Background: an optimization exercise with open tools, aiming at small area and a short achievable clock period. Do not read the settings as production practice. Function was checked by simulation only, so behaviour that the tests miss may differ from the original. The series may have gaps, and a smaller design here may also do less where the tests do not look.

--- flow/design.v: outline only ---
// module dly45ns: 12 lines
// module dly65ns: 12 lines
// module dly90ns: 12 lines
// module dly100ns: 12 lines
// module dly115ns: 12 lines
// module dly140ns: 12 lines
// module dly150ns: 12 lines
// module dly165ns: 12 lines
// module dly170ns: 12 lines
// module dly190ns: 12 lines
// module dly215ns: 12 lines
// module dly240ns: 12 lines
// module dly265ns: 12 lines
// module dly280ns: 12 lines
// module gdly0_2us: 16 lines
// module gdly1us: 16 lines
// module gdly1_5us: 16 lines
// module gdly2us: 16 lines
// module gdly2_5us: 16 lines
// module gdly100us: 16 lines
// module clk60hz: 16 lines
// module adr: 5 lines
// module pg: 14 lines
// module pa: 12 lines
// module pa1: 12 lines
// module dcd: 15 lines
// module pa_dcd: 3 lines
// module pa_dcd2: 9 lines
// module pa_dcd4: 13 lines
// module ka10: 3252 lines
// module ka10_top: 158 lines
module ka10_top(
	input wire clk,
	input wire reset,
	input wire sw_power,
	input wire key_stop_sw,
	input wire key_exa_sw,
	input wire key_ex_nxt_sw,
	input wire key_dep_sw,
	input wire key_dep_nxt_sw,
	input wire key_reset_sw,
	input wire key_exe_sw,
	input wire key_sta_sw,
	input wire key_rdi_sw,
	input wire key_cont_sw,
	input wire key_sing_inst,
	input wire key_sing_cycle,
	input wire key_adr_inst,
	input wire key_adr_rd,
	input wire key_adr_wr,
	input wire key_adr_stop,
	input wire key_adr_brk,
	input wire key_par_stop,
	input wire key_nxm_stop,
	input wire key_repeat_sw,
	input wire [0:35] ds,
	input wire [18:35] as,
	input wire sc_stop_sw,
	input wire fm_enable_sw,
	input wire key_repeat_bypass_sw,
	input wire mi_prog_dis_sw,
	input wire [3:9] rdi_sel,
	output wire membus_rd_rq,
	output wire membus_wr_rq,
	output wire membus_rq_cyc,
	output wire membus_wr_rs,
	output wire [21:35] membus_ma,
	output wire [18:21] membus_sel,
	output wire [0:35] membus_mb_out,
	input  wire membus_addr_ack,
	input  wire membus_rd_rs,
	input  wire [0:35] membus_mb_in,
	output wire iobus_iob_reset,
	output wire iobus_datao_clear,
	output wire iobus_datao_set,
	output wire iobus_cono_clear,
	output wire iobus_cono_set,
	output wire iobus_iob_fm_datai,
	output wire iobus_iob_fm_status,
	output wire iobus_rdi_pulse,
	output wire [3:9] iobus_ios,
	output wire [0:35] iobus_iob_out,
	input  wire [1:7] iobus_pi_req,
	input  wire [0:35] iobus_iob_in,
	input  wire iobus_iob_dr_split,
	input  wire iobus_rdi_data,
	output wire ind_run,
	output wire ind_pi_on,
	output wire ind_prog_stop,
	output wire ind_user,
	output wire ind_mem_stop,
	output wire [1:7] ind_pih,
	output wire [1:7] ind_pir,
	output wire [1:7] ind_pio,
	output wire [18:35] ind_pc_reg,
	output wire [0:17] ind_ir_reg,
	output wire [18:35] ind_ma_reg,
	output wire [0:35] ind_mi_reg,
	output wire ind_mi_prog
);
  // ...
==> flow/flow/run.sh <==
#!/bin/bash
# The standard layout (standard.sh, the standard flow's own ORFS run with the standard
# synthesis), with these changes to how it is made:
#  - after the standard synthesis (run unchanged), OpenROAD's restructure
#    remaps the combinational logic for area (restructure.tcl), with a copy of the
#    platform's Liberty file that leaves out the platform's don't-use cells;
#  - the port buffers that buffer_ports inserts are sky130_fd_sc_hd__buf_1
#    instead of the resizer's default pick (clkdlybuf4s50_1, a delay cell);
#  - repair_timing is asked for 16 ns of setup margin, so it also works on
#    the paths from inputs to outputs, which otherwise never violate.
# The clock period and constraints are the design's (constraint.sdc).
# Each tool's full output is in orfs/logs/ or in a .log file in this folder.
set -euo pipefail
cd "$(dirname "$0")/.."
knobs=("SETUP_SLACK_MARGIN=16" "BUFFER_PORTS_ARGS=-buffer_cell sky130_fd_sc_hd__buf_1")
bash standard.sh "${knobs[@]}" synth > standard_synth.log 2>&1
python3 flow/libfilter.py "$FLOW_HOME/platforms/sky130hd/lib/sky130_fd_sc_hd__tt_025C_1v80.lib" \
  rmp.lib '*probe*' '*lpflow*' > libfilter.log 2>&1
mkdir -p rmp_work
RES=orfs/results/sky130hd/ka10_top/base openroad -exit flow/restructure.tcl > restructure.log 2>&1
bash standard.sh "${knobs[@]}" finish > standard_finish.log 2>&1
==> flow/flow/libfilter.py <==
#!/usr/bin/env python3
# Copy a Liberty file without the cells whose names match the given patterns.
import re, sys, fnmatch
src, dst = sys.argv[1], sys.argv[2]
pats = sys.argv[3:]
text = open(src).read()
out = []
i = 0
cell = re.compile(r'cell\s*\(\s*"?([A-Za-z0-9_]+)"?\s*\)\s*\{')
while True:
    m = cell.search(text, i)
    if not m:
        out.append(text[i:]); break
    name = m.group(1)
    # find the matching brace
    depth = 0; j = m.end() - 1
    while True:
        c = text[j]
        if c == '{': depth += 1
        elif c == '}':
            depth -= 1
            if depth == 0: break
        j += 1
    if any(fnmatch.fnmatch(name, p) for p in pats):
        out.append(text[i:m.start()])
    else:
        out.append(text[i:j+1])
    i = j + 1
open(dst, 'w').write(''.join(out))
==> flow/flow/restructure.tcl <==
# Area recovery on the synthesized netlist before floorplanning: OpenROAD's
# restructure remaps the combinational logic between the registers with ABC
# (registers and ports are left as they are). The result replaces
# 1_synth.odb, from which ORFS continues with the floorplan.
set res $::env(RES)
read_liberty $::env(FLOW_HOME)/platforms/sky130hd/lib/sky130_fd_sc_hd__tt_025C_1v80.lib
read_db $res/1_synth.odb
read_sdc $res/1_synth.sdc
source $::env(FLOW_HOME)/platforms/sky130hd/setRC.tcl
set_dont_use [get_lib_cells {*probe* *lpflow*}]
report_design_area
restructure -target area -liberty_file rmp.lib \
  -tielo_port sky130_fd_sc_hd__conb_1/LO -tiehi_port sky130_fd_sc_hd__conb_1/HI \
  -work_dir rmp_work -abc_logfile rmp_abc.log
report_design_area
write_db $res/1_synth.odb
==> flow/standard.sh <==
#!/bin/bash
# synth_recipe.tcl (not shown) runs the flow's synth.tcl, then flattens the netlist and writes it again
# the make line also repeats each setting of config.mk as NAME=value (left out here)
make -C /OpenROAD-flow-scripts/flow DESIGN_CONFIG=/design/flow/config.mk WORK_HOME=/design/flow/orfs CLKGATE_MAP_FILE= SYNTH_SCRIPT=/design/flow/synth_recipe.tcl "${@:-finish}"
==> flow/config.mk <==
export PLATFORM = sky130hd
export DESIGN_NAME = ka10_top
export DESIGN_NICKNAME = ka10_top
export VERILOG_FILES = /design/flow/design.v
export SDC_FILE = /design/flow/constraint.sdc
export NUM_CORES = 4
export LEC_CHECK = 0
export CAP_MARGIN = 25
export CORE_MARGIN = 2
export CORE_UTILIZATION = 55
export CTS_BUF_LIST = sky130_fd_sc_hd__clkbuf_16
export CTS_CLUSTER_DIAMETER = 80
export CTS_CLUSTER_SIZE = 30
export PLACE_DENSITY = 0.65
export SLEW_MARGIN = 20
==> flow/constraint.sdc <==
create_clock -name core_clock -period 28.0 [get_ports {clk}]
set_input_delay 5.6000 -clock core_clock [delete_from_list [all_inputs] [get_ports {clk}]]
set_output_delay 5.6000 -clock core_clock [all_outputs]
set_load 0.01 [all_outputs]
Fig. 1: run 1, port wiring
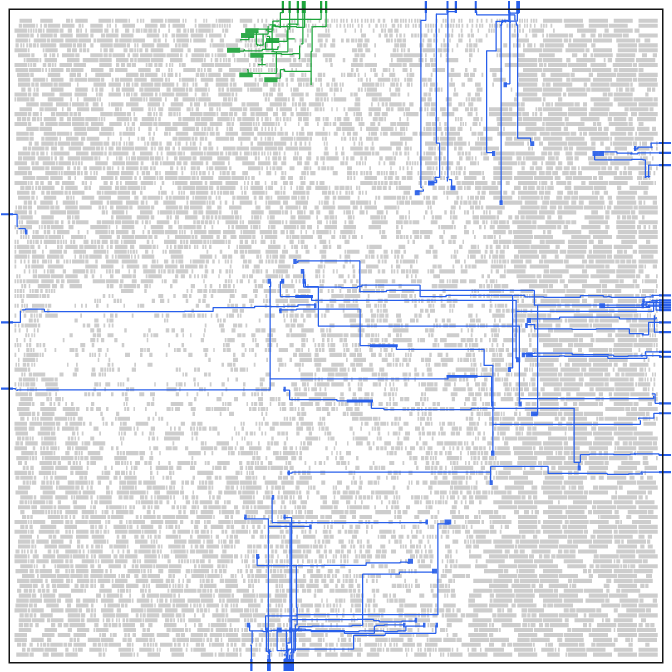
| port | color | bits | direction | edge | end cells | buffers | wire |
|---|---|---|---|---|---|---|---|
| `ind_pih` | green | 7 | output | top | 7 | 7 | 412 µm |
| `membus_mb_in` | blue | 36 | input | 17 right, 9 bottom, 7 top, 3 left | 53 | 36 | 4860 µm |
total I/O pin count: 398
count of input and output buffers: 397

Fig. 2: run 1, layout detail
Bar = 20 µm. Window x 155 to 205, y 83 to 133 µm. Cells in gray, sequential cells in the stronger gray; small squares are vias.
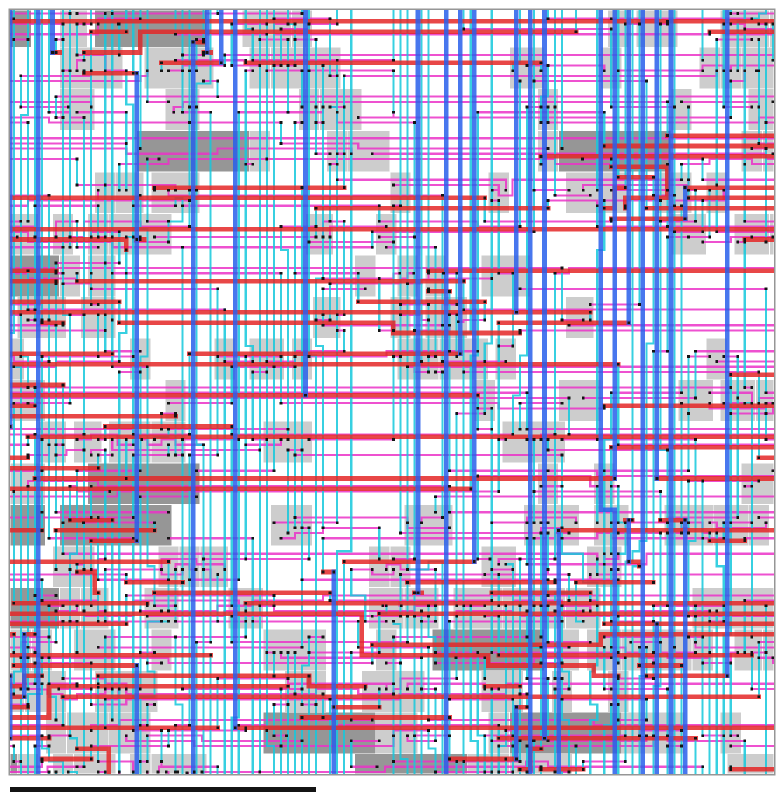
| layer | color |
|---|---|
| met4 | blue |
| met2 | cyan |
| met1 | magenta |
| met3 | red |
most frequent: clkinv_1 (25), nor2_1 (24), o22ai_1 (17)
sequential cells in the window: 8
cells with their middle in the window: 145

Fig. 3: run 1, the metal 1 layer
Bar = 100 µm.
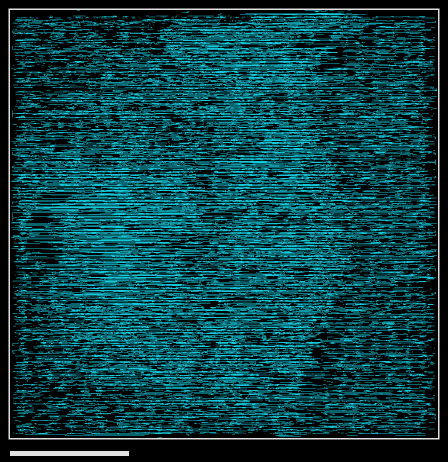
main direction: horizontal
nets with wire on the layer: 7631
total via count after detailed routing: 68990
Routed WL: 326.1 mm
met1 usage: 0.6054

==> results.txt, run 1 <==
- The number of cell instances on the worst register-to-register path is 28.
- The clock buffer instance count of the final layout is 82.
- The first TritonRoute pass finished after 11 iterations.
- The flip-flop and latch area is 0.03906 mm².
- The met3 track demand over resource is 0.1786.
- The average wire per standard cell is between 30 and 40 µm.
- Traced cell by cell, the critical path runs through buf_12 -> nand3_4 -> clkinv_4 -> nor2_4 -> inv_4 -> a22o_1 -> buf_2.
- The floorplan core area is 0.1261 mm².
- For the pin with the worst max-slew slack, the measured transition is between 1000 and 1500 ps.
- Among all cell classes, the greatest summed area belongs to sequential cells.
- Leaving out fill and tap cells, the most frequent cells in the layout are dfxtp_1 (1081), nor2_1 (900), clkinv_1 (828).
- The number of nets in the final layout is a little under 8000.
- The post-route non-filler standard cell count is 9502.
- For this run, the number of Yosys warnings is 26.
- The flow ran to the end and the layout has no timing, DRC or antenna violations.
- The length of routed met2 wiring is 132.4 mm.
- The total buffers and inverters traversed by the critical path is 4.
- Dividing the final minimum period by the clock period gives 0.4318.
- The slowest stage of the critical path belongs to the cell a22o_1.
- In this run the top signal layer used is met5.
- The maximum buffer depth of the clock tree is 3.
- Detailed placement finished with a half-perimeter wire length of between 200 and 250 mm.
- Summing every instance area after synthesis gives 0.07007 mm².
- Max-cap violations in this run came to 0.
- The number of standard cells after synthesis is 7052.
- The root buffer cell is clkbuf_16.
- Timing would allow up to 82.72 MHz.
- Setup slack closes at 15910 ps.
- For the worst setup path, the data required time is 22400 ps.
- The final RePlAce weighted congestion is ~1.1.
==> run 2: changes to the inputs <==
--- a/flow/flow/run.sh
+++ b/flow/flow/run.sh
@@ -6,13 +6,13 @@
 #    platform's Liberty file that leaves out the platform's don't-use cells;
 #  - the port buffers that buffer_ports inserts are sky130_fd_sc_hd__buf_1
 #    instead of the resizer's default pick (clkdlybuf4s50_1, a delay cell);
-#  - repair_timing is asked for 16 ns of setup margin, so it also works on
+#  - repair_timing is asked for 16.5 ns of setup margin, so it also works on
 #    the paths from inputs to outputs, which otherwise never violate.
 # The clock period and constraints are the design's (constraint.sdc).
 # Each tool's full output is in orfs/logs/ or in a .log file in this folder.
 set -euo pipefail
 cd "$(dirname "$0")/.."
-knobs=("SETUP_SLACK_MARGIN=16" "BUFFER_PORTS_ARGS=-buffer_cell sky130_fd_sc_hd__buf_1")
+knobs=("SETUP_SLACK_MARGIN=16.5" "BUFFER_PORTS_ARGS=-buffer_cell sky130_fd_sc_hd__buf_1")
 bash standard.sh "${knobs[@]}" synth > standard_synth.log 2>&1
 python3 flow/libfilter.py "$FLOW_HOME/platforms/sky130hd/lib/sky130_fd_sc_hd__tt_025C_1v80.lib" \
   rmp.lib '*probe*' '*lpflow*' > libfilter.log 2>&1
Fig. 4: run 2, placement by cell class
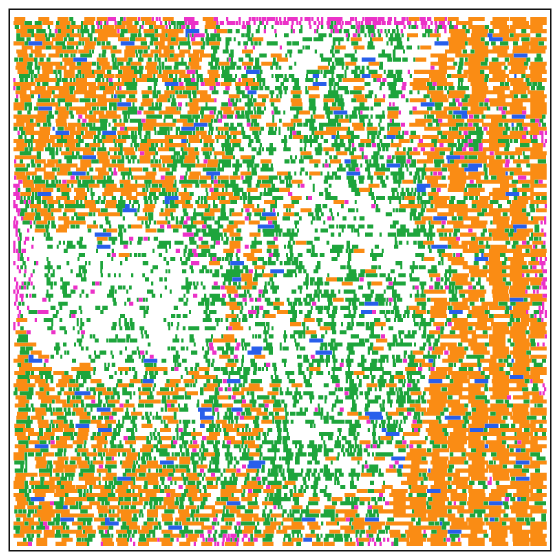
| class | color | cells | share of their area |
|---|---|---|---|
| all other logic | green | 5382 | 41% |
| clock drivers and dummy loads | blue | 134 | 3.4% |
| flip-flops | orange | 1662 | 51% |
| other buffers and delay cells | magenta | 651 | 4.5% |

Fig. 5: run 2, port wiring
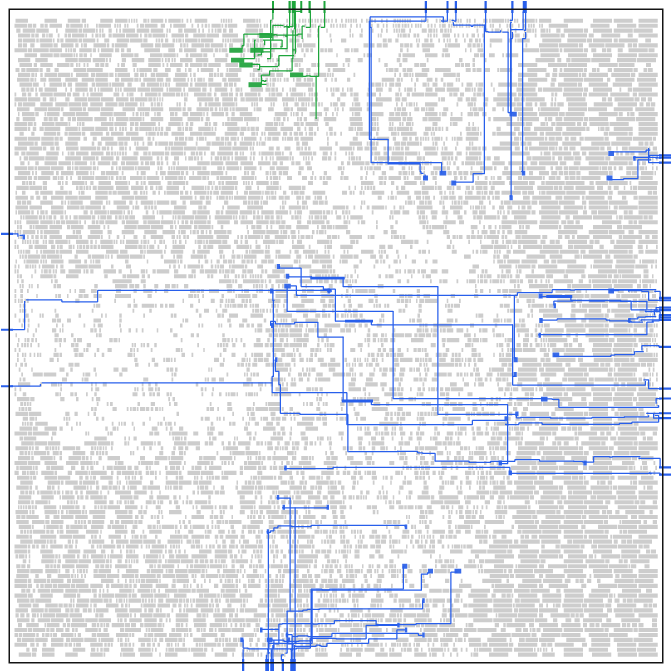
| port | color | bits | direction | edge | end cells | buffers | wire |
|---|---|---|---|---|---|---|---|
| `ind_pih` | green | 7 | output | top | 7 | 7 | 408 µm |
| `membus_mb_in` | blue | 36 | input | 17 right, 9 bottom, 7 top, 3 left | 53 | 36 | 4980 µm |

Fig. 6: run 2, congestion heat map
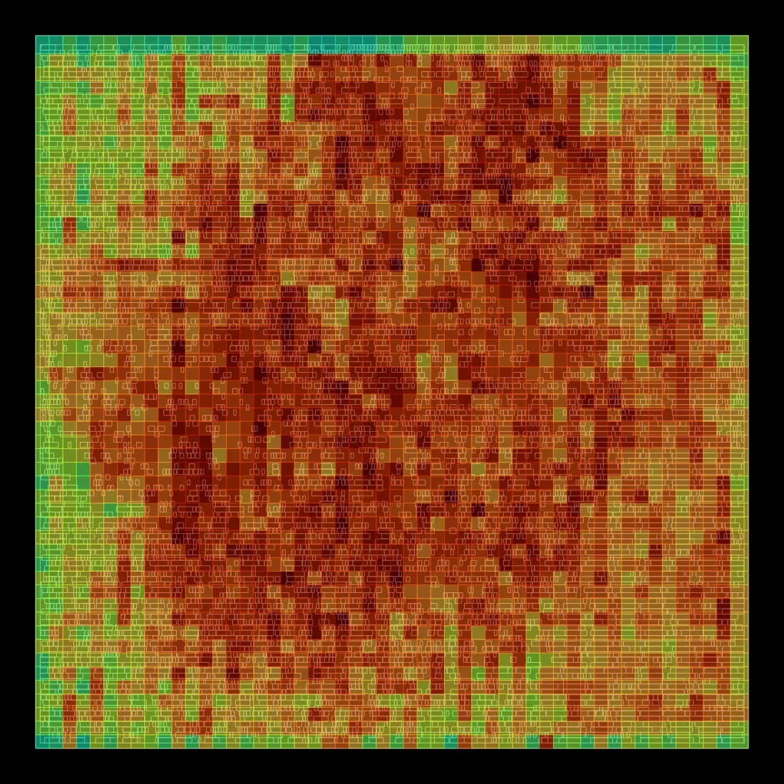
met2 demand-to-capacity share in global routing: 0.6891
Global Route met3 Usage: 0.1885
WL/cell: 34.64 µm
highest-utilization routing layer at the global route stage: met2
share of the core filled with cells in the final layout: 0.6244

==> run 2 against run 1 <==
Against the previous run:
- critical endpoint unchanged
- flip-flop and latch count is the same
- register-to-register slack improved by 1400 ps
- synthesized cell count stayed put
- area after synthesis unchanged
- still clean on timing, DRC and antenna
- first-iteration DRC count is 4.2% lower
- highest routed layer unchanged
- clock-buffer cell count fell by 2
- critical path depth is the same
- sequential share of layout area barely moved
==> results.txt, run 2 <==
- The first-pass iteration count of the detailed router is 8 (was 11).
- The peak clock frequency supported by timing is 82.37 MHz (was 82.72 MHz).
- The fraction of standard cell area in multi-input logic came to 0.3603 (was 0.3594).
- The total buffers and inverters traversed by the critical path is 4 (unchanged).
- The proportion of cell area spent on the clock network was 0.03311 (was 0.03464).
- The post-route non-filler standard cell count is 9493 (was 9502).
- The number of vias after detailed routing came to 68550 (was 68990).
- The slew of the pin with the lowest slew margin is 1246 ps (was 1305 ps).
- The count of buffers inserted at the top-level ports came to 397 (unchanged).
- The final RePlAce weighted congestion is 1.086 (was 1.076).
- The signed area change from the synthesized netlist to the final layout is 12.33% (was 12.38%).
- The number of nets in the final layout is 7946 (was 7944).
- The maximum buffer depth of the clock tree is 3 (unchanged).
- The number of standard cells after synthesis was 7052 (unchanged).
- The number of warnings printed during yosys synthesis came to 26 (unchanged).
- The horizontal die dimension was 360.9 µm (unchanged).
- The number of nets produced by synthesis is 7223 (unchanged).
- The critical path's slowest cell is a22o_1 (unchanged).
- Result of the run: timing/DRC/antenna clean (unchanged).
- The H-tree depth reported by CTS is 3 (unchanged).
- The share of the clock period used by the worst path was 0.4336 (was 0.4318).
- The root buffer cell is clkbuf_16 (unchanged).
- The sum of overflow across all layers after global routing is 0 (unchanged).
- The global-route wire length before repair is 456.7 mm (was 452.5 mm).
- The required time of the worst setup path is 22400 ps (about the same).
- The number of top-level pins is 398 (unchanged).
- The sequential cell area share came to 0.4963 (was 0.4960).
- The met1 demand-to-capacity share in global routing was 0.6034 (was 0.6054).
- Most used cells in the layout excluding fill and tap cells: dfxtp_1 (1079), nor2_1 (900), clkinv_1 (830) (was dfxtp_1 (1081), nor2_1 (900), clkinv_1 (828)).
- The flip-flop and latch area is 0.03906 mm² (about the same).
- The total half-perimeter wirelength after legalization and detailed placement is 234.4 mm (was 233.8 mm).
- The uppermost layer routed is met5 (unchanged).
- The routed metal-1 wire length is 116.2 mm (was 115.8 mm).
- The total wirelength of the detailed-routed design was 328.8 mm (was 326.1 mm).
- The summed instance area of the synthesized netlist is 0.07007 mm² (unchanged).
- The biggest area consumer among cell classes is sequential cells (unchanged).
- The number of cell instances on the worst register-to-register path is 25 (was 28).
- The number of endpoints with negative hold slack in the final report was 0 (unchanged).
- The final setup slack of the worst path is 15860 ps (was 15910 ps).
- The number of maximum-capacitance violations is 0 (unchanged).
- The tap cell count was 1650 (unchanged).
- The number of non-clock buffers in the layout came to 651 (was 648).
- Worst-path cell chain: buf_12 -> nand3_4 -> clkinv_4 -> nor2_4 -> inv_4 -> a22o_1 -> buf_2 (unchanged).
- The clock buffer instance count of the final layout came to 80 (was 82).
- The fill cell total of the finished layout was 10490 (was 10610).
- The number of setup buffers added after CTS is 5 (unchanged).
- The length of routed met2 wiring is 132.7 mm (was 132.4 mm).
- The floorplan core area is 0.1261 mm² (unchanged).
==> run 3: changes to the inputs <==
--- a/flow/config.mk
+++ b/flow/config.mk
@@ -8,8 +8,8 @@
 export CAP_MARGIN = 25
 export CORE_MARGIN = 2
 export CORE_UTILIZATION = 55
-export CTS_BUF_LIST = sky130_fd_sc_hd__clkbuf_16
-export CTS_CLUSTER_DIAMETER = 80
-export CTS_CLUSTER_SIZE = 30
+export CTS_BUF_LIST = sky130_fd_sc_hd__clkbuf_8
+export CTS_CLUSTER_DIAMETER = 50
+export CTS_CLUSTER_SIZE = 15
 export PLACE_DENSITY = 0.65
 export SLEW_MARGIN = 20
Fig. 7: run 3, placement by cell class
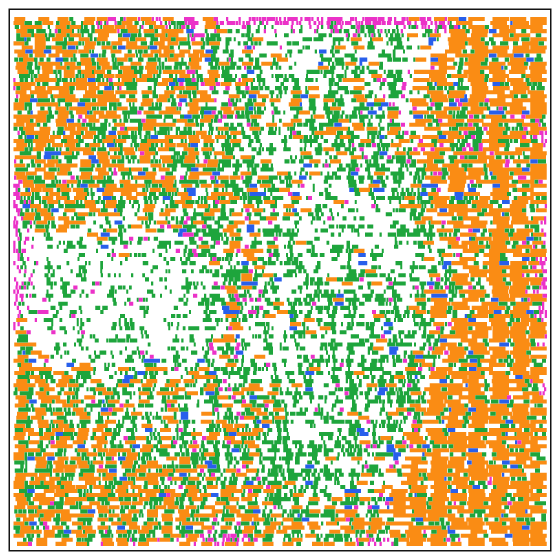
| class | color | cells | share of their area |
|---|---|---|---|
| flip-flops | orange | 1662 | 51% |
| other buffers and delay cells | magenta | 650 | 4.5% |
| all other logic | green | 5382 | 41% |
| clock drivers and dummy loads | blue | 253 | 4.1% |
final non-filler cell area: 0.07923 mm²
Site Rows: 130
share of the core filled with cells in the final layout: 0.6285
fraction of area in registers: 0.4930

Fig. 8: run 3, congestion heat map
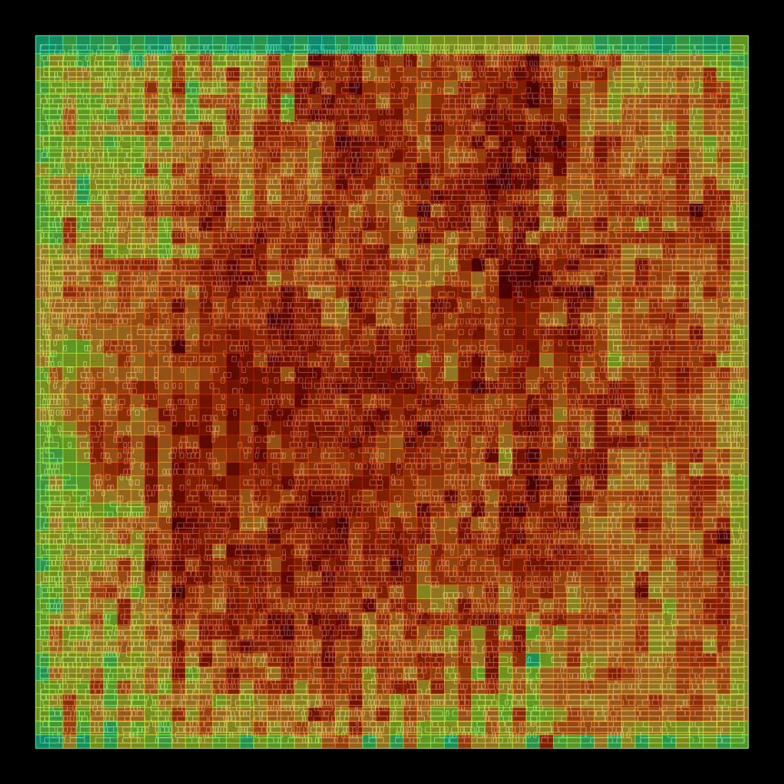
Global Route met3 Usage: 0.1844
WL/cell: 34.37 µm
GR Util All Layers: 0.4893

Fig. 9: run 3, the metal 1 layer
Bar = 100 µm.
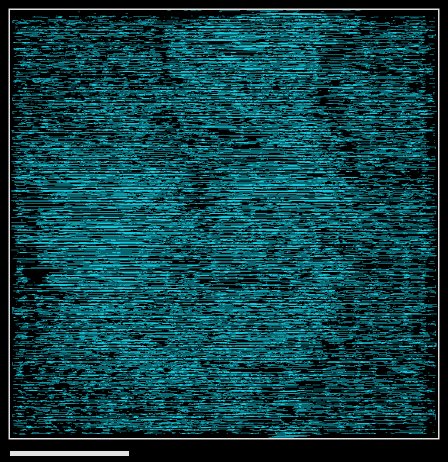
main direction: horizontal
nets with wire on the layer: 7704
share of all routed wire: 35%
total via count after detailed routing: 69350
Routed WL: 330.2 mm
met1 usage: 0.6124

==> run 3 against run 2 <==
Against the previous run:
- die area did not move
- register-to-register slack lost 100 ps
- non-clock buffer count fell by 1
- hold slack better by 1.3 ps
- still clean
- highest routed layer unchanged
- global-route usage increased by 0.29 points
==> results.txt, run 3 <==
- Result of the run: timing/DRC/antenna clean (unchanged).
- The tap cell count came to 1650 (unchanged).
- The total half-perimeter wirelength after legalization and detailed placement is 234.4 mm (unchanged).
- The number of setup buffers added after CTS is 5 (unchanged).
- The number of nets produced by synthesis came to 7223 (unchanged).
- The peak clock frequency supported by timing is 82.37 MHz (about the same).
- The fill cell total of the finished layout was 10400 (was 10490).
- The total buffers and inverters traversed by the critical path is 4 (unchanged).
- The signed area change from the synthesized netlist to the final layout is 13.07% (was 12.33%).
- The required time of the worst setup path was 22400 ps (about the same).
- The root buffer cell is clkbuf_8 (was clkbuf_16).
- The proportion of cell area spent on the clock network came to 0.03959 (was 0.03311).
- The flip-flop and latch area is 0.03906 mm² (unchanged).
- The number of top-level pins is 398 (unchanged).
- The final setup slack of the worst path is 15860 ps (about the same).
- The number of standard cells after synthesis is 7052 (unchanged).
- The number of endpoints with negative hold slack in the final report is 0 (unchanged).
- The H-tree depth reported by CTS is 4 (was 3).
- The fraction of standard cell area in multi-input logic is 0.3580 (was 0.3603).
- The count of buffers inserted at the top-level ports is 397 (unchanged).
- The final RePlAce weighted congestion is 1.086 (unchanged).
- The sum of overflow across all layers after global routing is 0 (unchanged).
- The number of warnings printed during yosys synthesis is 26 (unchanged).
- The most used routing layer in global routing is met2 (unchanged).
- Worst-path cell chain: buf_12 -> nand3_4 -> clkinv_4 -> nor2_4 -> inv_4 -> a22o_1 -> buf_2 (unchanged).
- The slew of the pin with the lowest slew margin was 1295 ps (was 1246 ps).
- The uppermost layer routed is met5 (unchanged).
- The clock buffer instance count of the final layout is 163 (was 80).
- The number of maximum-capacitance violations is 0 (unchanged).
- The share of the clock period used by the worst path is 0.4336 (about the same).
- Most used cells in the layout excluding fill and tap cells: dfxtp_1 (1079), nor2_1 (900), clkinv_1 (827) (was dfxtp_1 (1079), nor2_1 (900), clkinv_1 (830)).
- The horizontal die dimension was 360.9 µm (unchanged).
- The floorplan core area came to 0.1261 mm² (unchanged).
- The met2 usage in global routing is 0.6875 (was 0.6891).
- The post-route non-filler standard cell count is 9609 (was 9493).
- The number of non-clock buffers in the layout is 650 (was 651).
- The number of cell instances on the worst register-to-register path is 29 (was 25).
- The biggest area consumer among cell classes is sequential cells (unchanged).
- The summed instance area of the synthesized netlist is 0.07007 mm² (unchanged).
- The number of nets in the final layout is 8018 (was 7946).
- The routed metal-1 wire length came to 116.6 mm (was 116.2 mm).
- The worst setup slack before clock tree synthesis was 15340 ps (unchanged).

-- static timing again, ports no longer ideal --
In the flow no input, the clock included, has a driving cell. The finished layouts below were timed again as built, in two steps.
Step 1 sets driving cells, clkbuf_16 on the clock port and buf_2 on the other inputs (assumed; they add their load-dependent delay and slew).
Step 2 also shifts input and output timing later by t, the mid clock arrival at the registers, as if the neighbouring blocks saw the same clock.
a / b / c = no drivers / after step 1 / after step 2; a / b = the first two.
run	t, ns	slack for setup (ns)	worst hold slack (ns)	worst setup path at the end	worst slew at a driven data input, ns
run 1	0.800	15.911 / 15.865 / 15.865	0.335 / 0.335 / 0.335	input to output	0.12
run 2	0.803	15.859 / 15.806 / 15.806	0.331 / 0.331 / 0.331	input to output	0.16
run 3	1.044	15.860 / 15.807 / 15.807	0.332 / 0.332 / 0.332	input to output	0.15
After both steps every run listed still meets setup and hold.
